This design comes from an exercise in tuning for small area on the open sky130 flow, not from production work. Function was checked by simulation only, so behaviour that the tests miss may differ from the original. Power and IR drop assume default switching activity.

**design/flow/config.mk**
```make
export PLATFORM = sky130hd
export DESIGN_NAME = daf_design
export DESIGN_NICKNAME = daf_design
export VERILOG_FILES = /design/flow/design.v
export SDC_FILE = /design/flow/constraint.sdc
export NUM_CORES = 4
export LEC_CHECK = 0
export CAP_MARGIN = 20
export CORE_MARGIN = 2
export CORE_UTILIZATION = 40
export SLEW_MARGIN = 20
```
**design/flow/constraint.sdc**
```tcl
create_clock -name core_clock -period 16.0 [get_ports {clk}]
set_input_delay 3.2000 -clock core_clock [delete_from_list [all_inputs] [get_ports {clk}]]
set_output_delay 3.2000 -clock core_clock [all_outputs]
set_load 0.01 [all_outputs]
```
**design/flow/design.v**
```verilog
module adder_1bit
(
	input wire a,
	input wire b,
	input wire carry_in,
	output wire sum,
	output wire carry_out
);
assign sum = carry_in ^ (a ^ b);
assign carry_out = ((~carry_in) & b & a)|(carry_in & (b | a));
endmodule
module cla_4bit (
  input wire [3:0] a,
  input wire [3:0] b,
  input wire cin,
  output wire cout,
  output wire pg,  
  output wire gg,  
  output wire [3:0] sum
);
  reg [3:0] carry;
  reg [3:0] p;
  reg [3:0] g;
  assign g = a & b;
  assign p = a | b;
  assign carry[0] = cin;
  assign carry[1] = g[0] | (p[0] & carry[0]);
  assign carry[2] = g[1] | (p[1] & g[0]) | (p[1] & p[0] & carry[0]);
  assign carry[3] = g[2] | (p[2] & g[1]) | (p[2] & p[1] & g[0]) | (p[2] & p[1] & p[0] & carry[0]);
  assign cout = g[3] | (p[3] & g[2]) | (p[3] & p[2] & g[1]) | (p[3] & p[2] & p[1] & g[0]) | (p[3] & p[2] & p[1] & p[0] & carry[0]);
  assign sum = (a ^ b) ^ carry;
  assign pg = p[3] & p[2] & p[1] & p[0];
  assign gg = g[3] | (p[3] & g[2]) |(p[3] & p[2] & g[1]) | (p[3] & p[2] & p[1] & g[0]);
endmodule
module cla_16bit (
  input wire [15:0] a,
  input wire [15:0] b,
  input wire cin,
  output wire cout,
  output wire pg,  
  output wire gg,  
  output wire [15:0] sum
);
reg [3:0] p;
reg [3:0] g;
reg [2:0] icout;
assign icout[0] = g[0] | (p[0] & cin);
assign icout[1] = g[1] | (g[0] & p[1]) | (cin & p[0] & p[1]);
assign icout[2] = g[2] | (g[1] & p[2]) | (g[0] & p[1] & p[2]) | (cin & p[0] & p[1] & p[2]);
cla_4bit A1(a[3:0], b[3:0], cin, , p[0], g[0], sum[3:0]);
cla_4bit A2(a[7:4], b[7:4], icout[0], , p[1], g[1], sum[7:4]);
cla_4bit A3(a[11:8], b[11:8], icout[1], , p[2], g[2], sum[11:8]);
cla_4bit A4(a[15:12], b[15:12], icout[2], , p[3], g[3], sum[15:12]);
assign pg = p[0] & p[1] & p[2] & p[3];
assign gg = g[3] | (g[2] & p[3]) | (g[1] & p[2] & p[3]) | (g[0] & p[1] & p[2] & p[3]) | (cin & p[0] & p[1] & p[2] & p[3]);
assign cout = gg;
endmodule
module mult16by4(
  input wire [15:0] a,
  input wire [3:0] b,
  output reg [19:0] product
);
  reg [16:0] ab0;
  reg [16:0] ab1;
  reg [17:0] ab2;
  reg [18:0] ab3;
  reg [18:0] sums [2:0];
  wire couts[7:0];
  wire[15:0] in_abs_val;
  wire[15:0] in_est_val;
  wire[15:0] in_opp_sign;
  cla_16bit AOPS1(.a(~a), .b({16{1'b0}}), .cin(1'b1), .sum(in_opp_sign));
  assign in_est_val=a[15]?in_opp_sign:a;
  assign in_abs_val=in_est_val[15]?16'b0111111111111111:in_est_val;
  assign ab0={1'b0,in_abs_val & {16{b[0]}}};
  assign ab1={(in_abs_val & {16{b[1]}}),1'b0};
  assign ab2={(in_abs_val & {16{b[2]}}),2'b00};
  assign ab3={(in_abs_val & {16{b[3]}}),3'b000};
  cla_16bit A1(.a(ab0[15:0]), .b(ab1[15:0]), .cin(1'b0), .cout(couts[0]), .sum(sums[0][15:0]));  
  adder_1bit A1_1(.a(ab0[16]), .b(ab2[16]), .carry_in(couts[0]), .sum(sums[0][16]), .carry_out(sums[0][17]));  
  assign sums[0][18]=1'b0;
  cla_16bit A2(.a(sums[0][15:0]), .b(ab2[15:0]), .cin(1'b0), .cout(couts[1]), .sum(sums[1][15:0]));  
  adder_1bit A2_1(.a(sums[0][16]), .b(ab2[16]), .carry_in(couts[1]), .sum(sums[1][16]), .carry_out(couts[2]));  
  adder_1bit A2_2(.a(sums[0][17]), .b(ab2[17]), .carry_in(couts[2]), .sum(sums[1][17]), .carry_out(sums[1][18]));  
  cla_16bit A3(.a(sums[1][15:0]), .b(ab3[15:0]), .cin(1'b0), .cout(couts[3]), .sum(sums[2][15:0]));  
  adder_1bit A3_1(.a(sums[1][16]), .b(ab3[16]), .carry_in(couts[3]), .sum(sums[2][16]), .carry_out(couts[4]));  
  adder_1bit A3_2(.a(sums[1][17]), .b(ab3[17]), .carry_in(couts[4]), .sum(sums[2][17]), .carry_out(couts[5]));  
  adder_1bit A3_3(.a(sums[1][18]), .b(ab3[18]), .carry_in(couts[5]), .sum(sums[2][18]), .carry_out(couts[6]));  
  wire [19:0] out_neg;
  cla_16bit A4(.a(~sums[2][15:0]), .b({16{1'b0}}), .cin(1'b1), .sum(out_neg[15:0]), .cout(couts[7]));
  cla_4bit A5(.a(~{couts[6],sums[2][18:16]}), .b({4{1'b0}}), .cin(couts[7]), .sum(out_neg[19:16]));
  assign product[19:0]=a[15]?out_neg:{couts[6],sums[2]};
endmodule
module unsigned_mult16by4(
  input wire [15:0] a,
  input wire [3:0] b,
  output reg [19:0] product
);
  reg [16:0] ab0;
  reg [16:0] ab1;
  reg [17:0] ab2;
  reg [18:0] ab3;
  reg [18:0] sums [2:0];
  wire couts[5:0];
  assign ab0={1'b0,a & {16{b[0]}}};
  assign ab1={(a & {16{b[1]}}),1'b0};
  assign ab2={(a & {16{b[2]}}),2'b00};
  assign ab3={(a & {16{b[3]}}),3'b000};
  cla_16bit A1(.a(ab0[15:0]), .b(ab1[15:0]), .cin(1'b0), .cout(couts[0]), .sum(sums[0][15:0]));  
  adder_1bit A1_1(.a(ab0[16]), .b(ab2[16]), .carry_in(couts[0]), .sum(sums[0][16]), .carry_out(sums[0][17]));  
  assign sums[0][18]=1'b0;
  cla_16bit A2(.a(sums[0][15:0]), .b(ab2[15:0]), .cin(1'b0), .cout(couts[1]), .sum(sums[1][15:0]));  
  adder_1bit A2_1(.a(sums[0][16]), .b(ab2[16]), .carry_in(couts[1]), .sum(sums[1][16]), .carry_out(couts[2]));  
  adder_1bit A2_2(.a(sums[0][17]), .b(ab2[17]), .carry_in(couts[2]), .sum(sums[1][17]), .carry_out(sums[1][18]));  
  cla_16bit A3(.a(sums[1][15:0]), .b(ab3[15:0]), .cin(1'b0), .cout(couts[3]), .sum(sums[2][15:0]));  
  adder_1bit A3_1(.a(sums[1][16]), .b(ab3[16]), .carry_in(couts[3]), .sum(sums[2][16]), .carry_out(couts[4]));  
  adder_1bit A3_2(.a(sums[1][17]), .b(ab3[17]), .carry_in(couts[4]), .sum(sums[2][17]), .carry_out(couts[5]));  
  adder_1bit A3_3(.a(sums[1][18]), .b(ab3[18]), .carry_in(couts[5]), .sum(sums[2][18]), .carry_out(product[19]));  
  assign product[18:0]=sums[2];
endmodule
module flex_buffer
#(
  NUM_BITS = 32
)
(
  input wire clk,
  input wire n_rst,
  input wire en,
  input wire [NUM_BITS-1:0] input_data,
  output reg [NUM_BITS-1:0] output_data
);
  always_ff @ (posedge clk, negedge n_rst) begin
    if (!n_rst) begin
      output_data <= '0;
    end else if (en) begin
      output_data <= input_data;
    end
  end
endmodule
module flex_counter
#(
	parameter NUM_CNT_BITS = 4
)
(
  input wire clk,
  input wire n_rst,
  input wire clear,
  input wire count_enable,
  input wire [NUM_CNT_BITS-1:0] rollover_val,
  output wire [NUM_CNT_BITS-1:0] count_out,
  output wire rollover_flag
);
reg r_flag;
wire r_flag_next;
reg [NUM_CNT_BITS-1:0] counter;
assign rollover_flag=r_flag;
assign count_out=counter;
assign r_flag_next=(counter==rollover_val);
always_ff@(posedge clk, negedge n_rst) begin
  if (n_rst==0) begin
    r_flag<=0;
  end
  else begin
    r_flag<=r_flag_next;
  end
end
always_ff@(posedge clk, negedge n_rst) begin
  if (n_rst==0) begin
    counter<='0;
  end
  else if (clear==1) begin
    counter<='0;
  end
  else if (count_enable==1) begin
    if (r_flag_next) begin
      counter<='0;
    end
    else if (counter == (2**NUM_CNT_BITS-1)) begin
      counter<='0;
    end
    else begin
      counter<=counter+1;
    end
  end
  else begin
    counter<=counter;
  end
end
endmodule
module ud_flex_counter
  #(
  parameter NUM_CNT_BITS = 21
  )
  (
  input wire clk,
  input wire n_rst,
  input wire clear,
  input wire up_count_enable,
  input wire down_count_enable,
  input wire [NUM_CNT_BITS-1:0] rollover_val,
  output wire [NUM_CNT_BITS-1:0] count_out,
  output wire rollover_flag
  );
  reg [NUM_CNT_BITS:0] current;
  reg [NUM_CNT_BITS:0] next;
  always_ff @ (posedge clk, negedge n_rst)
  begin
    if (1'b0 == n_rst)
      begin
        current <= 21'b111111111111111111111;
      end
    else
      begin
        current <= next;
      end   
    end
  always_comb
  begin
    if (up_count_enable)
      begin
        if(current[NUM_CNT_BITS-1:0] == (rollover_val-1))
          begin
            next = {1'b1,rollover_val};
          end
            if(current[NUM_CNT_BITS] == 1'b1)
              begin
                next = {{(NUM_CNT_BITS){1'b0}},1'b1};
              end
            else
              begin
                next = current + 1;
              end
      end
    else if (down_count_enable)
      begin
        if(current[NUM_CNT_BITS-1:0] == (rollover_val-1))
          begin
            next = {1'b1,rollover_val};
          end
        else
          begin
            if(current[NUM_CNT_BITS] == 1'b1)
              begin
                next = {{(NUM_CNT_BITS){1'b0}},1'b1};
              end
            else
              begin
                next = current - 1;
              end
          end
      end
    else
      begin
        next = current;
      end      
    if (clear)
      begin
        next = 21'b000000000000000000000;
      end
  end
  assign count_out = current[NUM_CNT_BITS-1:0];
  assign rollover_flag = current[NUM_CNT_BITS];
endmodule
module flex_stp_sr
  #(
  parameter NUM_BITS = 4,
  parameter SHIFT_MSB = 1)
  (
  input wire clk,
  input wire n_rst,
  input wire shift_enable,
  input wire serial_in,
  output wire [(NUM_BITS - 1):0] parallel_out);
  reg [(NUM_BITS - 1):0] ff_out;
  genvar i;
  assign parallel_out = ff_out;
  always_ff @ (posedge clk, negedge n_rst)
  begin
    if(1'b0 == n_rst)
    begin
      ff_out <= 32'b11111111111111111111111111111111;
    end
    else
    begin
      if(shift_enable == 1'b1)
      begin
        if(SHIFT_MSB == 1)
        begin
          ff_out <= {ff_out[(NUM_BITS - 2):0], serial_in};
        end
        else
        begin
          ff_out <= {serial_in, ff_out[(NUM_BITS - 1):1]};
        end
      end
    end
  end
endmodule
module flex_pts_sr
  #(
  parameter NUM_BITS = 4,
  parameter SHIFT_MSB = 1)
  (
  input wire clk,
  input wire n_rst,
  input wire shift_enable,
  input wire load_enable,
  input wire [(NUM_BITS - 1):0] parallel_in,
  output wire serial_out);
  reg ff_out;
  reg [(NUM_BITS - 1):0] ff_in;
  assign serial_out = ff_out;
  always_ff @ (posedge clk, negedge n_rst)
  begin
    if(1'b0 == n_rst)
    begin
      ff_in <= '1;
    end
    else if(load_enable == 1'b1)
    begin
      ff_in <= parallel_in;
    end
    else if(shift_enable == 1'b1)
    begin
      if(SHIFT_MSB == 1)
      begin
        ff_in <= {ff_in[(NUM_BITS - 2):0], 1'b1};
      end
      else
      begin
        ff_in <= {1'b1, ff_in[(NUM_BITS - 1):1]};
      end
    end
  end
  always_comb
  begin
    if(SHIFT_MSB == 1)
    begin
      ff_out = ff_in[NUM_BITS - 1];
    end
    else
    begin
      ff_out = ff_in[0];
    end
  end
endmodule
module clk_div(
  input wire clk,
  input wire n_rst,
  output reg clk_div,
  output reg shift_en,
  output reg div_en
);
  reg [4:0] curr_c;
  reg [4:0] next_c;
  reg clk_div_next;
  always_ff @ (posedge clk, negedge n_rst) begin
    if (!n_rst) begin
      curr_c <= '0;
      clk_div <= '0;
    end else begin
      curr_c <= next_c;
      clk_div <= clk_div_next;
    end
  end
  always_comb begin
    if (curr_c == 5'b10001) begin
      next_c = 5'b0;
      clk_div_next = !clk_div;
      shift_en = clk_div;
      div_en = !clk_div;
    end else begin
      next_c = curr_c + 1'b1;
      clk_div_next = clk_div;
      shift_en = 1'b0;
      div_en = 1'b0;
    end
  end
endmodule
module i2s_trnmtr_edge_detector(
  input wire clk,
  input wire n_rst,
  input wire ws,
  output wire wsd,
  output wire edge_detected);
  reg ff_out_1;
  reg ff_out_2;
  reg edge_flag;
  assign edge_detected = edge_flag;
  assign wsd = ff_out_1;
  always_ff @ (posedge clk, negedge n_rst) begin
    if(n_rst == 1'b0) begin
      ff_out_1 <= 1'b0;
    end
    else begin
      ff_out_1 <= ws;
    end
  end
  always_ff @ (posedge clk, negedge n_rst) begin
    if(n_rst == 1'b0) begin
      ff_out_2 <= 1'b0;
    end
    else begin
      ff_out_2 <= ff_out_1;
    end
  end
  always_comb begin
    edge_flag = ff_out_1 ^ ff_out_2;
  end
endmodule
module i2s_rcvr_input_cntlr(
  input wire clk,
  input wire n_rst,
  output wire shift);
  reg enable;
  reg [4:0] sample_rollover;
  reg [4:0] count_out;
  reg data_ready;
  reg clear;
  reg shift_current;
  reg shift_next;
  assign shift = shift_current;
  assign sample_rollover = 5'b10000;
  assign clear = 1'b0;
  assign enable = 1'b1;
  flex_counter # (5) EDGE_COUNTER_1    (.clk(clk),
                                        .n_rst(n_rst),
                                        .clear(clear),
                                        .count_enable(enable),
                                        .rollover_val(sample_rollover),
                                        .count_out(count_out),
                                        .rollover_flag(data_ready));
  always_ff @ (posedge clk, negedge n_rst) begin
    if(!n_rst) begin
      shift_current <= 1'b0;
    end
    else begin
      shift_current <= shift_next;
    end
  end
  always_comb begin
    if(data_ready) begin
      shift_next = 1'b0;
    end
    else begin
      shift_next = 1'b1;
    end
  end
endmodule
module i2s_rcvr_shift_reg(
  input wire clk,
  input wire n_rst,
  input wire shift,
  input wire data_in,
  output wire [31:0] data_out);
  flex_stp_sr # (32) SHIFT_REGISTER(.clk(clk),
                                    .n_rst(n_rst),
                                    .shift_enable(shift),
                                    .serial_in(data_in),
                                    .parallel_out(data_out));
endmodule
module i2s_rcvr(
  input wire clk,
  input wire n_rst,
  input wire ws,
  input wire serial_data,
  output wire [31:0] parallel_data);
  reg wsp;
  reg wsd;
  reg shift;
  i2s_trnmtr_edge_detector EDGE_DETECTOR (.clk(clk),
                                        .n_rst(n_rst),
                                        .ws(ws),
                                        .wsd(wsd),
                                        .edge_detected(wsp));
  i2s_rcvr_input_cntlr INPUT_CONTROLLER(.clk(clk),
                                        .n_rst(n_rst),
                                        .shift(shift));
  i2s_rcvr_shift_reg SHIFT_REGISTER(.clk(clk),
                                    .n_rst(n_rst),
                                    .shift(shift),
                                    .data_in(serial_data),
                                    .data_out(parallel_data));
endmodule
module volume_mult(
  input wire [15:0] channel_data,
  input wire [3:0] pot_data,
  output reg [15:0] output_data
);
  reg [19:0] buffer;
  mult16by4 DUT(
    .a(channel_data),
    .b(pot_data),
    .product(buffer)
  );
  assign output_data = buffer[19:4];
endmodule
module flanger_adder(
  input wire [31:0] flanger_data,
  input wire [31:0] sram_data,
  output reg [31:0] output_data
);
  reg [15:0] upper_sum;
  reg [15:0] lower_sum;
  cla_16bit ADD1(
    .a(flanger_data[15:0]), 
    .b(sram_data[15:0]),
    .sum(lower_sum),
    .cin(1'b0)
  );
  cla_16bit ADD2(
    .a(flanger_data[31:16]), 
    .b(sram_data[31:16]),
    .sum(upper_sum),
    .cin(1'b0)
  );
  assign output_data = {upper_sum, lower_sum};
endmodule
module flanger(
  input wire clk,
  input wire n_rst,
  input wire flanger_en,
  input wire shift_en,
  input wire [31:0] input_data,
  input wire [31:0] read_data,
  output reg [31:0] output_data,
  output reg sram_rw
);
  reg [31:0] adder_data;
  flanger_adder ADD(
    .flanger_data(input_data),
    .sram_data(read_data),
    .output_data(adder_data)
  );
  typedef enum bit {
    idle,
    rw_data
  } state;
  state next_st;
  state curr_st;
  always_ff @ (posedge clk, negedge n_rst) begin
    if (!n_rst)
      curr_st <= idle;
    else 
      curr_st <= next_st;
  end
  always_comb begin
    case(curr_st)
      idle:
        if (shift_en)
          next_st = rw_data;
        else
          next_st = idle;
      rw_data:
        next_st = idle;
      default:
        next_st = idle;
    endcase
    if (!flanger_en)
      next_st = idle;
  end
  always_comb begin
    case(curr_st)
      idle:
        sram_rw = 1'b0;
      rw_data:
        sram_rw = 1'b1;
      default:
        sram_rw = 1'b0;
    endcase
    if (!flanger_en)
      sram_rw = 1'b0;
  end
  assign output_data = (!flanger_en ? input_data : adder_data);
endmodule
module daf_sram(
  input wire clk,
  input wire mem_clr,
  input wire read_enable,
  input wire write_enable,
  input wire [15:0] address,
  output wire [15:0] read_data,
  input wire [15:0] write_data
);
  reg [15:0] mem [0:31];
  integer i;
  always_ff @ (posedge clk) begin
    if (mem_clr) begin
      for (i = 0; i < 32; i = i + 1)
        mem[i] <= 16'h0000;
    end else if (write_enable) begin
      mem[address[8:4]] <= write_data;
    end
  end
  assign read_data = mem[address[8:4]];
endmodule
module sram_controller(
  input wire clk,
  input wire n_rst,
  input wire rw_trigger,
  input wire mem_clr,
  input wire mem_init,
  input wire mem_dump,
  input wire [31:0] write_data,
  output wire [31:0] sram_data
);
  localparam START_ADDR = 16'b0;
  localparam LAST_ADDR = 16'h1b90;  
  reg r_en;
  reg w_en;
  reg [15:0] address;
  reg [15:0] next_address;
  reg [15:0] r_addr;
  reg [15:0] w_addr;
  reg [15:0] next_r_addr;
  reg [15:0] next_w_addr;
  reg [15:0] write_data_half;
  reg [15:0] read_data_half;
  reg [31:0] read_data;
  reg [31:0] next_read_data;
  daf_sram SRAM(
    .clk(clk),
    .mem_clr(mem_clr),
    .read_enable(r_en),
    .write_enable(w_en),
    .address(address),
    .read_data(read_data_half),  
    .write_data(write_data_half)
  );
  typedef enum bit [2:0] {
    idle,
    read_setup,
    read,
    read_full_setup,
    read_full,
    write,
    write_wait,
    write_full
  } state;
  state curr_st;
  state next_st;
  always @ (posedge clk, negedge n_rst) begin
    if (!n_rst) begin
      curr_st <= idle;
      address <= START_ADDR;
      r_addr <= 16'h0010;
      w_addr <= 16'h0000;
      read_data <= 32'h00000000;
    end else if (r_addr == LAST_ADDR) begin
      r_addr <= 16'h0000;
    end else if (w_addr == LAST_ADDR) begin
      w_addr <= 16'h0000;
    end else begin
      curr_st <= next_st;
      address <= next_address;
      r_addr <= next_r_addr;
      w_addr <= next_w_addr;
      read_data <= next_read_data;
    end
  end
  always_comb begin
    case(curr_st)
      idle: begin
        next_st = idle;
        if (rw_trigger)
          next_st = read_setup;
      end
      read_setup:
        next_st = read;
      read:
        next_st = read_full_setup;
      read_full_setup:
        next_st = read_full;
      read_full:
        next_st = write;
      write:
        next_st = write_wait;
      write_wait:
        next_st = write_full;
      write_full:
        next_st = idle;
      default: 
        next_st = idle;
    endcase
  end
  always_comb begin
    case(curr_st)
      idle: begin
        r_en = 1'b0;
        w_en = 1'b0;
        next_r_addr = r_addr;
        next_w_addr = w_addr;
        next_address = address;
        next_read_data = read_data;
        write_data_half = 16'b0;  
      end
      read_setup: begin
        r_en = 1'b0;
        w_en = 1'b0;
        next_w_addr = w_addr;
        next_r_addr = r_addr;
        next_address = r_addr;  
        next_read_data = read_data;  
        write_data_half = 16'b0;
      end
      read: begin
        r_en = 1'b1;  
        w_en = 1'b0;
        next_w_addr = w_addr;
        next_r_addr = r_addr + 16;  
        next_address = r_addr;
        next_read_data[31:16] = read_data_half;  
        next_read_data[15:0] = read_data[15:0];  
        write_data_half = 16'b0;
      end
      read_full_setup: begin
        r_en = 1'b0;
        w_en = 1'b0;
        next_w_addr = w_addr;     
        next_r_addr = r_addr;
        next_address = r_addr;  
        next_read_data = read_data;  
        write_data_half = 16'b0;
      end
      read_full: begin
        r_en = 1'b1;  
        w_en = 1'b0;
        next_w_addr = w_addr;
        next_r_addr = r_addr + 16;  
        next_address = w_addr;
        next_read_data[15:0] = read_data_half;  
        next_read_data[31:16] = read_data[15:0];  
        write_data_half = 16'b0; 
      end
      write: begin
        r_en = 1'b0;
        w_en = 1'b1;  
        next_w_addr = w_addr + 16;  
        next_r_addr = r_addr;
        next_address = w_addr;
        next_read_data = read_data;  
        write_data_half = write_data[31:16];
      end
      write_wait: begin
        r_en = 1'b0;
        w_en = 1'b0;  
        next_w_addr = w_addr;
        next_r_addr = r_addr;
        next_address = w_addr;
        next_read_data = read_data;  
        write_data_half = 16'h0;
      end
      write_full: begin
        r_en = 1'b0;
        w_en = 1'b1;  
        next_w_addr = w_addr + 16;  
        next_r_addr = r_addr;
        next_address = address;
        next_read_data = read_data;  
        write_data_half = write_data[15:0];
      end
      default: begin
        r_en = 1'b0;
        w_en = 1'b0;
        next_r_addr = r_addr;
        next_w_addr = w_addr;
        next_address = address;
        next_read_data = read_data;
        write_data_half = 16'b0;  
      end
    endcase
  end
  assign sram_data = read_data;
endmodule
module amp_clip(
  input wire [15:0] inchan,
  input wire [3:0] comp_in,
  output wire [15:0] outchan
  );
  wire [15:0] pos_comp_out;
  wire [15:0] neg_comp_out;
  wire [15:0] amp_comp_val;
  wire mid_neg_flag;
  wire out_neg_flag;
  wire [15:0] pos_clipped;
  wire [15:0] neg_clipped;
  wire [15:0] clipped_out;
  assign amp_comp_val={1'b0,comp_in,11'b00000000000};
  assign mid_neg_flag=inchan[15];
  assign out_neg_flag=mid_neg_flag?neg_comp_out[15]:~pos_comp_out[15];
  assign clipped_out=mid_neg_flag?neg_clipped:pos_clipped;
  assign outchan=out_neg_flag?clipped_out:inchan;
  cla_16bit A1(.a(inchan), .b(~amp_comp_val), .cin(1'b1), .sum(pos_comp_out));
  cla_16bit A2(.a(inchan), .b(amp_comp_val), .cin(1'b0), .sum(neg_comp_out));
  cla_16bit A3(.a({2'b00,pos_comp_out[14:1]}), .b(amp_comp_val), .cin(1'b0), .sum(pos_clipped));
  cla_16bit A4(.a({2'b11,neg_comp_out[14:1]}), .b(~amp_comp_val), .cin(1'b1), .sum(neg_clipped));
endmodule
module amp_comp(
    input wire clk,
    input wire n_rst,
    input wire en,
    input wire [15:0] inchan,
    input wire [3:0] in_thresh,
    output wire [15:0] outchan
    );
    reg [15:0] reg_1_out;
    reg [15:0] reg_2_out;
    reg [15:0] reg_3_out;
    reg [15:0] reg_4_out;
    flex_buffer # (.NUM_BITS(16)) BUFFER1 (.clk(clk),
					  .n_rst(n_rst),
					  .en(en),
					  .input_data(inchan),
					  .output_data(reg_1_out));
    flex_buffer # (.NUM_BITS(16)) BUFFER2  (.clk(clk),
					  .n_rst(n_rst),
					  .en(en),
					  .input_data(reg_1_out),
					  .output_data(reg_2_out));
    flex_buffer # (.NUM_BITS(16)) BUFFER3  (.clk(clk),
					  .n_rst(n_rst),
					  .en(en),
					  .input_data(reg_2_out),
					  .output_data(reg_3_out));
    flex_buffer # (.NUM_BITS(16)) BUFFER4  (.clk(clk),
					  .n_rst(n_rst),
					  .en(en),
					  .input_data(reg_3_out),
					  .output_data(reg_4_out));
    wire [15:0] AcmpB;  
    wire [15:0] CcmpD;  
    wire [15:0] diff1;  
    wire [15:0] ABmax;  
    wire [15:0] CDmax;  
    wire [15:0] max;    
    wire [15:0] A_raw;  
    wire [15:0] B_raw;  
    wire [15:0] C_raw;  
    wire [15:0] D_raw;  
    wire [15:0] A_opp_sign;  
    wire [15:0] B_opp_sign;  
    wire [15:0] C_opp_sign;  
    wire [15:0] D_opp_sign;  
    wire [15:0] A_est;
    wire [15:0] B_est;
    wire [15:0] C_est;
    wire [15:0] D_est;
    wire [15:0] A;  
    wire [15:0] B;  
    wire [15:0] C;  
    wire [15:0] D;  
    assign A_raw=reg_1_out;
    assign B_raw=reg_2_out;
    assign C_raw=reg_3_out;
    assign D_raw=reg_4_out;
    cla_16bit ABSA(.a(~A_raw), .b({16{1'b0}}), .cin(1'b1), .sum(A_opp_sign));  
    assign A_est=A_raw[15]?A_opp_sign:A_raw;  
    assign A=A_est[15]?16'b0111111111111111:A_est;
    cla_16bit ABSB(.a(~B_raw), .b({16{1'b0}}), .cin(1'b1), .sum(B_opp_sign));  
    assign B_est=B_raw[15]?B_opp_sign:B_raw;  
    assign B=B_est[15]?16'b0111111111111111:B_est;
    cla_16bit ABSC(.a(~C_raw), .b({16{1'b0}}), .cin(1'b1), .sum(C_opp_sign));  
    assign C_est=C_raw[15]?C_opp_sign:C_raw;  
    assign C=C_est[15]?16'b0111111111111111:C_est;
    cla_16bit ABSD(.a(~D_raw), .b({16{1'b0}}), .cin(1'b1), .sum(D_opp_sign));  
    assign D_est=D_raw[15]?D_opp_sign:D_raw;  
    assign D=D_est[15]?16'b0111111111111111:D_est;
    cla_16bit A2(.a(A), .b(~B), .cin(1'b1), .sum(AcmpB));  
    cla_16bit A3(.a(C), .b(~D), .cin(1'b1), .sum(CcmpD));  
    assign ABmax = AcmpB[15]?B:A;  
    assign CDmax = CcmpD[15]?D:C;  
    cla_16bit A4(.a(ABmax), .b(~CDmax), .cin(1'b1), .sum(diff1));  
    assign max = diff1[15]?CDmax:ABmax;  
    wire [15:0] diff2;  
    wire [19:0] product;  
    wire [15:0] modifier;
    wire enable;
    assign enable = !diff2[15];  
    cla_16bit A5(.a(max), .b(~{1'b0,in_thresh,{11{1'b0}}}), .cin(1'b1), .sum(diff2));  
    unsigned_mult16by4 M1(.a(D), .b(diff2[14:11]), .product(product));  
    assign modifier = !enable?{16{1'b0}}:
      (max[14]?{{4{1'b0}},product[19:8]}:
      (max[13]?{{3{1'b0}},product[19:7]}:
      (max[12]?{{2{1'b0}},product[19:6]}:
      (max[11]?{{1{1'b0}},product[19:5]}:
      {16{1'b0}}))));  
    wire [15:0] out_pos_val;
    wire [15:0] out_neg_val;
    cla_16bit A6(.a(reg_4_out), .b(~modifier), .cin(1'b1), .sum(out_pos_val));
    cla_16bit A7(.a(reg_4_out), .b(modifier), .cin(1'b0), .sum(out_neg_val));
    assign outchan=reg_4_out[15]?out_neg_val:out_pos_val;
endmodule
module fader_state (
    input wire clk,
    input wire n_reset,
    input wire clear,
    input wire fad_enable,
    output reg [21:0] countVal
);
  typedef enum bit [3:0] {
  idle,
  countUp,
  countDown
  } stateType;
  reg upCnt;
  reg dnCnt;
  reg roll_flag;
ud_flex_counter #(.NUM_CNT_BITS(22)) DUT(
  .clk(clk),
  .n_rst(n_reset),
  .clear(clear),
  .up_count_enable(upCnt),
  .down_count_enable(dnCnt),
  .rollover_val(22'b1111111111111111111111),
  .count_out(countVal),
  .rollover_flag(roll_flag)
  );
  stateType state;
  stateType nxt_state;
  always_ff @ (negedge n_reset, posedge clk)
  begin
    if(1'b0 == n_reset)
    begin
      state <= idle;
    end
    else
      begin
        state <= nxt_state;
      end        
  end 
always_comb
  begin  
    case (state)       
      idle:
      begin
        if (fad_enable == 1'b1)
          begin
            nxt_state = countDown;
          end
        else
          begin
            nxt_state = idle;
          end
      end
      countDown:
      begin  
        if(countVal=='0)
          begin
            nxt_state = countUp;
          end
        else
          begin
            nxt_state = countDown;
          end
      end 
      countUp:
      begin
        if(countVal == 21'b111111111111111111111)
          begin
            nxt_state = idle;
          end
        else
          begin
            nxt_state = countUp;
          end
      end
      default:
      begin
        nxt_state = idle;
      end          
    endcase
  end  
  always_comb
  begin
        upCnt = 1'b0;
        dnCnt = 1'b0;
    case (state)       
      idle:
      begin
        upCnt = 1'b0;
        dnCnt = 1'b0;
      end
      countUp:
      begin
        upCnt = 1'b1;
        dnCnt = 1'b0;
      end 
      countDown:
      begin
        upCnt = 1'b0;
        dnCnt = 1'b1;
      end
      default:
      begin
        upCnt = 1'b0;
        dnCnt = 1'b0;
      end          
    endcase
  end  
endmodule
module fader (
    input wire clk,
    input wire n_reset,
    input wire clear,
    input wire fad_enable,
    input wire [31:0] signal_in,
    output wire [31:0] signal_out
);
  reg [21:0] mult_val; 
  reg [19:0] prod1;
  reg [19:0] prod2;
  fader_state POOP(
    .clk(clk),
    .n_reset(n_reset),
    .clear(clear),
    .fad_enable(fad_enable),
    .countVal(mult_val)
  );
  mult16by4 P1(
  .a(signal_in[31:16]),
  .b(mult_val[20:17]),
  .product(prod1)
  );
  mult16by4 P2(
  .a(signal_in[15:0]),
  .b(mult_val[20:17]),
  .product(prod2)
  );
assign signal_out[31:16] = prod1[19:4]; 
assign signal_out[15:0] = prod2[19:4]; 
endmodule
module i2s_trnmtr_cntlr(
  input wire clk,
  input wire n_rst,
  output wire ws,
  output wire load);
  reg ws_switch;
  reg ws_current;
  reg ws_next;
  reg [4:0] count_out_2;
  reg load_flag;
  assign ws = ws_current;
  assign load = load_flag;
  flex_counter # (5) EDGE_COUNTER_2    (.clk(clk),
                                        .n_rst(n_rst),
                                        .clear(1'b0),
                                        .count_enable(1'b1),
                                        .rollover_val(5'b10000),
                                        .count_out(count_out_2),
                                        .rollover_flag(ws_switch));
  typedef enum bit [2:0] {START, LOAD_L, LOAD_R, TRANSMIT_L, TRANSMIT_R} stateType;
  stateType state;
  stateType next_state;
  always_ff @ (posedge clk, negedge n_rst) begin
    if (!n_rst) begin
      state <= START;
    end
    else begin
      state <= next_state;
    end
  end
  always_comb begin
    ws_current = 1'b1;
    load_flag = 1'b0;
    next_state = START;
    case(state)
      START:
      begin
        load_flag = 1'b0;
        ws_current = 1'b0;
        next_state = LOAD_L;
      end
      LOAD_L:
      begin
        load_flag = 1'b1;
        ws_current = 1'b0;
        next_state = TRANSMIT_L;
      end
      LOAD_R:
      begin
        load_flag = 1'b1;
        ws_current = 1'b1;
        next_state = TRANSMIT_R;
      end
      TRANSMIT_L:
      begin
        load_flag = 1'b0;
        ws_current = 1'b0;
        if(ws_switch) next_state = LOAD_R;
        else next_state = TRANSMIT_L;
      end
      TRANSMIT_R:
      begin
        load_flag = 1'b0;
        ws_current = 1'b1;
        if(ws_switch) next_state = LOAD_L;
        else next_state = TRANSMIT_R;
      end
    endcase
  end
endmodule
module i2s_trnmtr_double_reg(
  input wire clk,
  input wire n_rst,
  input wire [31:0] data_in,
  output wire [15:0] data_left,
  output wire [15:0] data_right);
  reg [15:0] ff_left;
  reg [15:0] ff_right;
  assign data_left = ff_left;
  assign data_right = ff_right;
  always_ff @ (posedge clk, negedge n_rst) begin
    if (!n_rst) begin
      ff_left <= '0;
    end
    else begin
      ff_left <= data_in[31:16];
    end
  end
  always_ff @ (posedge clk, negedge n_rst) begin
    if (!n_rst) begin
      ff_right <= '0;
    end
    else begin
      ff_right <= data_in[15:0];
    end
  end
endmodule
module i2s_trnmtr_shift_reg(
  input wire clk,
  input wire n_rst,
  input wire shift,
  input wire load,
  input wire wsd,
  input wire [15:0] data_left,
  input wire [15:0] data_right,
  output wire data_out);
  reg [15:0] data;
  flex_pts_sr # (16) SHIFT_REGISTER (.clk(clk),
                                     .n_rst(n_rst),
                                     .shift_enable(shift),
                                     .load_enable(load),
                                     .parallel_in(data),
                                     .serial_out(data_out));
  always_comb begin
    if (!wsd) begin
      data = data_left;
    end
    else begin
      data = data_right;
    end
  end
endmodule
module i2s_trnmtr(
  input wire clk,
  input wire n_rst,
  input wire [31:0] parallel_data,
  output wire ws_flag,
  output wire serial_data);
  reg ws;
  reg wsd;
  reg edge_detected;
  reg load;
  reg [15:0] data_left;
  reg [15:0] data_right;
  assign ws_flag = ws;
  i2s_trnmtr_edge_detector EDGE_DETECTOR (.clk(clk),
                                          .n_rst(n_rst),
                                          .ws(ws),
                                          .wsd(wsd),
                                          .edge_detected(edge_detected));
  i2s_trnmtr_cntlr CONTROLLER (.clk(clk),
                                .n_rst(n_rst),
                                .ws(ws),
                                .load(load));
  i2s_trnmtr_double_reg CHANNEL_REGISTERS(.clk(clk),
                                          .n_rst(n_rst),
                                          .data_in(parallel_data),
                                          .data_left(data_left),
                                          .data_right(data_right));
  i2s_trnmtr_shift_reg SHIFT_REGISTER (.clk(clk),
                                        .n_rst(n_rst),
                                        .shift(!load),
                                        .load(load),
                                        .wsd(ws),
                                        .data_left(data_left),
                                        .data_right(data_right),
                                        .data_out(serial_data));
endmodule
module daf_design(
	   input wire clk,
	   input wire n_rst,
     input wire ws_in,
	   input wire [3:0] pot_vol,
	   input wire [3:0] pot_amp_com,
	   input wire [3:0] pot_amp_clp,
	   input wire [3:0] swch_mode_en,   
     input wire mem_clr,
     input wire serial_data_in,
     output wire serial_data_out,
     output wire ws_out
);
  reg [31:0] parallel_i2s;
  reg sram_rw;
  reg [31:0] sram_read_data;
  reg clk_div;
  reg shift_en;
  reg div_en;
  reg [31:0] parallel_buf_vol;
  reg [31:0] parallel_vol;
  reg [31:0] parallel_buf_flang;
  reg [31:0] parallel_flang;
  reg [31:0] parallel_buf_ampclp;
  reg [31:0] parallel_ampclp;
  reg [31:0] parallel_ampclp_out;
  reg [31:0] parallel_buf_ampcom;
  reg [31:0] parallel_ampcom;
  reg [31:0] parallel_ampcom_out;
  reg [31:0] parallel_buf_fad;
  reg [31:0] parallel_fad;
  reg [31:0] parallel_buf_trns;
  assign parallel_ampclp = (swch_mode_en[2] ? parallel_ampclp_out : parallel_buf_ampclp);
  assign parallel_ampcom = (swch_mode_en[1] ? parallel_ampcom_out : parallel_buf_ampcom);
  clk_div DIVIDER(
    .clk(clk),
    .n_rst(n_rst),
    .clk_div(clk_div),
    .shift_en(shift_en),
    .div_en(div_en)
  );
  i2s_rcvr I2SRCVR(
    .clk(clk),
    .n_rst(n_rst),
    .ws(ws_in),
    .serial_data(serial_data_in),
    .parallel_data(parallel_i2s)
  );
  flex_buffer #(32) BVOL(
    .clk(clk),
    .n_rst(n_rst),
    .en(div_en),
    .input_data(parallel_i2s),
    .output_data(parallel_buf_vol)
  );
  volume_mult VOL1(
    .channel_data(parallel_buf_vol[31:16]),
    .pot_data(pot_vol),
    .output_data(parallel_vol[31:16])
  );
  volume_mult VOL2(
    .channel_data(parallel_buf_vol[15:0]),
    .pot_data(pot_vol),
    .output_data(parallel_vol[15:0])
  );
  flex_buffer #(32) BFLANG(
    .clk(clk),
    .n_rst(n_rst),
    .en(div_en),
    .input_data(parallel_vol),
    .output_data(parallel_buf_flang)
  );
  flanger FLANG(
    .clk(clk),
    .n_rst(n_rst),
    .flanger_en(swch_mode_en[3]),
    .shift_en(shift_en),
    .input_data(parallel_buf_flang),
    .read_data(sram_read_data),
    .output_data(parallel_flang),
    .sram_rw(sram_rw)
  );
  sram_controller SRAMC(
    .clk(clk),
    .n_rst(n_rst),
    .rw_trigger(sram_rw),
    .mem_clr(mem_clr),
    .mem_init(1'b0),
    .mem_dump(1'b0),
    .write_data(parallel_buf_flang),  
    .sram_data(sram_read_data)
  );
  flex_buffer #(32) BAMPCLP(
    .clk(clk),
    .n_rst(n_rst),
    .en(div_en),
    .input_data(parallel_flang),
    .output_data(parallel_buf_ampclp)
  );
  amp_clip AMPCLP1(
      .inchan(parallel_buf_ampclp[31:16]),
      .comp_in(pot_amp_clp),
      .outchan(parallel_ampclp_out[31:16])
  );
  amp_clip AMPCLP2(
      .inchan(parallel_buf_ampclp[15:0]),
      .comp_in(pot_amp_clp),
      .outchan(parallel_ampclp_out[15:0])
  );
  flex_buffer #(32) BAMPCOMP(
    .clk(clk),
    .n_rst(n_rst),
    .en(div_en),
    .input_data(parallel_ampclp),
    .output_data(parallel_buf_ampcom)
  );
  amp_comp AMPCMP1(
    .clk(clk),
    .n_rst(n_rst),
    .en(div_en),
    .inchan(parallel_buf_ampcom[31:16]),
    .in_thresh(pot_amp_com),
    .outchan(parallel_ampcom_out[31:16])
  );
  amp_comp AMPCMP2(
    .clk(clk),
    .n_rst(n_rst),
    .en(div_en),
    .inchan(parallel_buf_ampcom[15:0]),
    .in_thresh(pot_amp_com),
    .outchan(parallel_ampcom_out[15:0])
  );
  flex_buffer #(32) BFAD(
    .clk(clk),
    .n_rst(n_rst),
    .en(div_en),
    .input_data(parallel_ampcom),
    .output_data(parallel_buf_fad)
  );
  fader FAD(
    .clk(clk),
    .n_reset(n_rst),
    .clear(1'b0),
    .fad_enable(swch_mode_en[0]),
    .signal_in(parallel_buf_fad),
    .signal_out(parallel_fad)
  );  
  flex_buffer #(32) BUFTRNS(
    .clk(clk),
    .n_rst(n_rst),
    .en(1'b1),
    .input_data(parallel_fad),
    .output_data(parallel_buf_trns)
  );
  i2s_trnmtr I2STRNS(
    .clk(clk),
    .n_rst(n_rst),
    .parallel_data(parallel_buf_trns),
    .ws_flag(ws_out),
    .serial_data(serial_data_out)
  );
endmodule
```
**design/flow/run.sh**
```bash
#!/bin/bash
# synth_recipe.tcl (not shown) runs the flow's synth.tcl, then flattens the netlist and writes it again
# the make line also repeats each setting of config.mk as NAME=value (left out here)
make -C /OpenROAD-flow-scripts/flow DESIGN_CONFIG=/design/flow/config.mk WORK_HOME=/design/flow/orfs CLKGATE_MAP_FILE= SYNTH_SCRIPT=/design/flow/synth_recipe.tcl finish
```
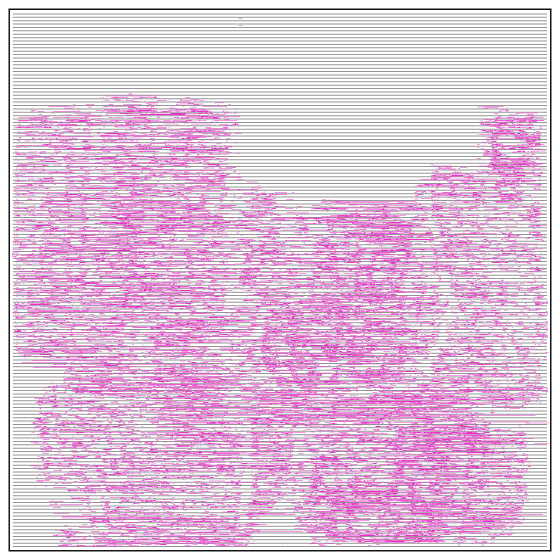
(metal 1)
Supply wires on this layer in grey.
nets with wire on the layer: 7,816
share of all routed wire: 43%

==> impl_summary.txt <==
----------------------------------------------------
[Drt]
  Remaining antenna violation count ... 0
  Total routed wirelength ... between 150,000 and 200,000 um
  Post-detailed-route DRC marker count ... 0
  Number of DRC violations after detailed-routing iteration 0 ... roughly 4,000
  Number of vias per cell after detailed routing ... about 5.3
  Average wire per standard cell ... between 15 and 20 um
  Detailed Routing Iterations Pass 1 ... 6
  Total number of vias ... 54,000

[Timing]
  Crit share post-route ... between 90 and 100%
  Least-Margin Pin Slew ... between 1 and 1.5 ns
  Number of setup violations in the final report ... 0
  Fmax ... 66.4 MHz
  Final-layout setup total negative slack ... 0 ns
  Layout Skew ... about 0.11 ns
  Final critical delay including setup and external delays ... approximately 15 ns
  Final hold violations ... 0
  Worst slew margin relative to its limit ... about 22%
  Final Slew Violations ... 0
  Worst Setup Slack, final ... between 0.9 and 1 ns

[Placed design]
  Placed cell count ... roughly 10,000
  Post-DP HPWL ... between 100,000 and 150,000 um
  Final weighted congestion in routability-driven placement ... a little over 0.9
  Input/output buffers ... 21
  Placement Setup Slack ... ~0.55 ns

[Die]
  Floorplan Core Area ... ~180,000 um2
  Number of rows in the core area ... about 160
  Vertical extent of the die ... about 430 um
  Total Die Area ... around 190,000 um2
  Die outline width ... around 430 um
  I/O pin count ... 23
  Effective utilization at floorplan ... about two fifths

[Yosys]
  Synth Warn # ... between 80 and 90
  Area share of the largest cell type after synthesis ... between 20% and 30%
  Post-synth top area cell ... sky130_fd_sc_hd__edfxtp_1
  Count of flip-flops with a built-in enable after synthesis ... 512
  Most area-consuming cells after synthesis ... sky130_fd_sc_hd__edfxtp_1 (21%), sky130_fd_sc_hd__dfrtp_1 (15%), sky130_fd_sc_hd__ha_1 (14%), sky130_fd_sc_hd__nand2_1 (5.3%), sky130_fd_sc_hd__nor2_1 (4.8%)
  Number of register bits inferred by synthesis ... about 1,000
  Most frequently used cell type in the post-synthesis netlist ... sky130_fd_sc_hd__nand2_1
  Distinct cells, synth ... about 110
  Avg Inst Size Synth ... 9.38 um2
  Share of async-settable or async-resettable flops after synthesis ... approximately 50%
  Most common library cells after synthesis ... sky130_fd_sc_hd__nand2_1 (1,044), sky130_fd_sc_hd__nor2_1 (946), sky130_fd_sc_hd__inv_1 (846)
  Gate Count Post-Synth ... between 7,000 and 8,000
  Summed instance area of the synthesized netlist ... between 70,000 and 80,000 um2
  Synth Flop Type ... sky130_fd_sc_hd__edfxtp_1
  Sequential element share of the synthesized area ... about two fifths
  Number of nets produced by synthesis ... between 8,000 and 9,000

[Worst setup path]
  Path type of the worst setup path ... reg -> reg
  Crit path arrival time ... ~16 ns
  Startpoint of the worst setup timing path ... AMPCMP1.BUFFER1.output_data[6]
  Required arrival time at the worst endpoint ... around 17 ns
  Startpoint of the worst-slack reg-to-reg timing path ... AMPCMP1.BUFFER1.output_data[6]
  Cell with the largest stage delay on the worst path ... sky130_fd_sc_hd__or4b_2
  Crit start category ... register
  Endpoint of the most critical setup path ... BFAD.output_data[30]
  Number of logic stages on the critical path including buffering ... 64
  Buffer and inverter count on the worst path ... 7
  Category of cells accounting for the largest share of critical-path delay ... compound AO/OA/AOI/OAI gates
  Delay contributed by the slowest stage of the critical path ... ~0.64 ns
  Critical path fanouts, max ... 15
  Register-to-register setup slack ... about 0.95 ns
  Critical R2R Capture ... BFAD.output_data[30]
  Kind of capture point of the worst setup path ... register
  Worst path most repeated cell ... sky130_fd_sc_hd__nor2_1
  Worst R2R Path Depth ... 64

[CTS]
  CTS sink cnt ... between 1,000 and 1,500
  # hold bufs at CTS ... 0
  Max clock buf depth ... 3
  Clock root buffer master ... sky130_fd_sc_hd__clkbuf_16
  Num CTS Buffers ... 110
  # H-tree levels ... 3
  Cells resized by post-CTS repair ... 0
  Clock slew at reported path FFs ... 0.06 ns
  Post-CTS setup buffer count ... 0
  TritonCTS clock tree ... yes
  Source-to-sink clock delay at the later pin of the worst-skew pair ... ~0.81 ns

[Finish]
  Number of standard cells in the layout, taps in and fillers out ... slightly above 10,000
  Most frequent cells in the layout ... sky130_fd_sc_hd__nand2_1 (1,042), sky130_fd_sc_hd__nor2_1 (943), sky130_fd_sc_hd__inv_1 (846)
  Layout net count ... about 8,600
  Synth-to-layout area growth ... 9.16%
  Commonest non-fill, non-tap cell in the layout ... sky130_fd_sc_hd__nand2_1
  Largest register FFs ... 512
  Largest register by flop count ... SRAMC.SRAM.mem
  Fraction of layout cells with a size suffix above 1 ... 9.00%

[Hold path]
  Hold Path Class ... reg -> reg

[Run]
  Number of maximum-capacitance constraint violations ... 0

[Global route]
  Global-route wire length before repair ... slightly below 300,000 um
  Maximum number of pins on one net before global-route repair ... between 200 and 250
  Remaining global-route overflow ... 0
  Number of antenna violations at the first check in global routing ... 3
  Gr usage total ... between 10% and 20%
  Via count of the first global-routing pass ... 53,400

[Power and ir drop]
  Leak ... 36.2 nW
  Worst IR drop on VDD ... ~0.11 mV
  Pwr dens ... 104 nW/um2

[Status]
  Run status ... timing/DRC/antenna clean

----------------------------------------------------
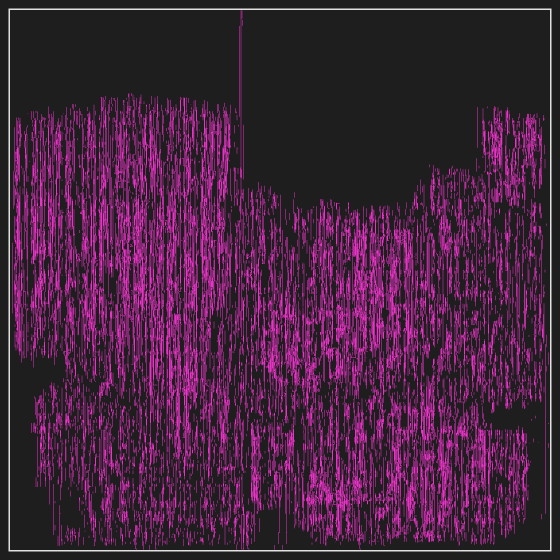
(met2 routing)
nets with wire on the layer: 6,788
main direction: vertical
wire length on this layer: 91.1 mm

stage by stage:
stage | util (%) | hold slack (ns) | instance area (um2) | power [mW]
after global routing | 43.9 | 0.322 | 80300 | 8.80
after global placement | 41.7 | 0.333 | 76300 | 5.76
after floorplan | - | 0.331 | 73600 | 5.08
final | 43.9 | 0.319 | 80300 | 8.33
after CTS | 43.7 | 0.325 | 79900 | 8.41
after detailed placement | 41.7 | 0.335 | 76300 | 5.84
where the power goes:
group	switching (mW)	total, mW	internal [mW]
clock	1.17	2.56	1.39
combinational	1.50	2.55	1.05
sequential	0.194	3.23	3.03
worst register-to-register path: cells and delay by family (launching register included):
kind,cells,cell delay [ns]
adder cells (fa/ha/maj),12,3.95
flip-flops,1,0.45
AO/OA/AOI/OAI,26,5.06
AND/OR/NAND/NOR,16,3.76
multiplexers,2,0.76
buffers and inverters,7,0.70
XOR/XNOR,1,0.27
routing by layer:
metal	vias up	wire length [um]	track usage, %
met5	-	204	0
met1	26500	80500	25.6
met2	1186	91100	34.3
met4	4	6540	6.77
met3	306	9080	2.64
li1	26000	-	-
layout make-up:
class / instances / area (um2)
Clock inverter: 55 / 594
Clock buffer: 148 / 3020
Inverter: 852 / 3200
Tap cell: 2464 / 3080
Timing Repair Buffer: 120 / 1080
Antenna cell: 2 / 5.00
Multi-Input combinational cell: 5575 / 41100
Sequential cell: 1024 / 28300
Fill cell: 17500 / 103000
cell families after synthesis:
family          count (synthesis)  synth area share [%]
fa+ha+maj                     932                  16.9
xor+xnor                      417                  4.96
flops                        1024                  38.4
compound gates               1287                  11.2
buf+inv                      1244                  6.39
mux                           338                  6.88
simple gates                 2601                  15.3
how the worst min path moves through the flow:
stage	endpoint	slack [ns]	cells after the start	from
floorplan	I2STRNS.CHANNEL_REGISTERS.ff_left[0]	0.33	0	BUFTRNS.output_data[16]
global placement	I2STRNS.CHANNEL_REGISTERS.ff_left[4]	0.33	0	BUFTRNS.output_data[20]
detailed placement	I2STRNS.CHANNEL_REGISTERS.ff_left[10]	0.33	0	BUFTRNS.output_data[26]
CTS	I2STRNS.CHANNEL_REGISTERS.ff_right[12]	0.32	0	BUFTRNS.output_data[12]
global route	I2STRNS.CHANNEL_REGISTERS.ff_right[12]	0.32	0	BUFTRNS.output_data[12]
finish	I2STRNS.CHANNEL_REGISTERS.ff_right[12]	0.32	0	BUFTRNS.output_data[12]

==> port drivers added, routing unchanged <==
No port has a modelled driver above. Below, the same layout with a new extraction and two added sets of constraints.
Step 1 (the two cells are an assumption about what drives the block):
set clk [get_ports {clk}]
set_driving_cell -lib_cell sky130_fd_sc_hd__clkbuf_16 $clk
set_driving_cell -lib_cell sky130_fd_sc_hd__buf_2 [delete_from_list [all_inputs] $clk]
Step 2 also shifts input and output timing later by t, the mid clock arrival at the registers, as if the neighbouring blocks saw the same clock.
Three values: ideal, step 1, step 2; two values: the first two.
t, ns: 0.846
slack for setup (ns): 0.945 / 0.945 / 0.945
pins driven straight from the clock port: 1
After both steps this run still meets setup and hold. For this run, drivers alone change the setup slack by 0.000 ns; drivers and shift together by 0.000 ns.
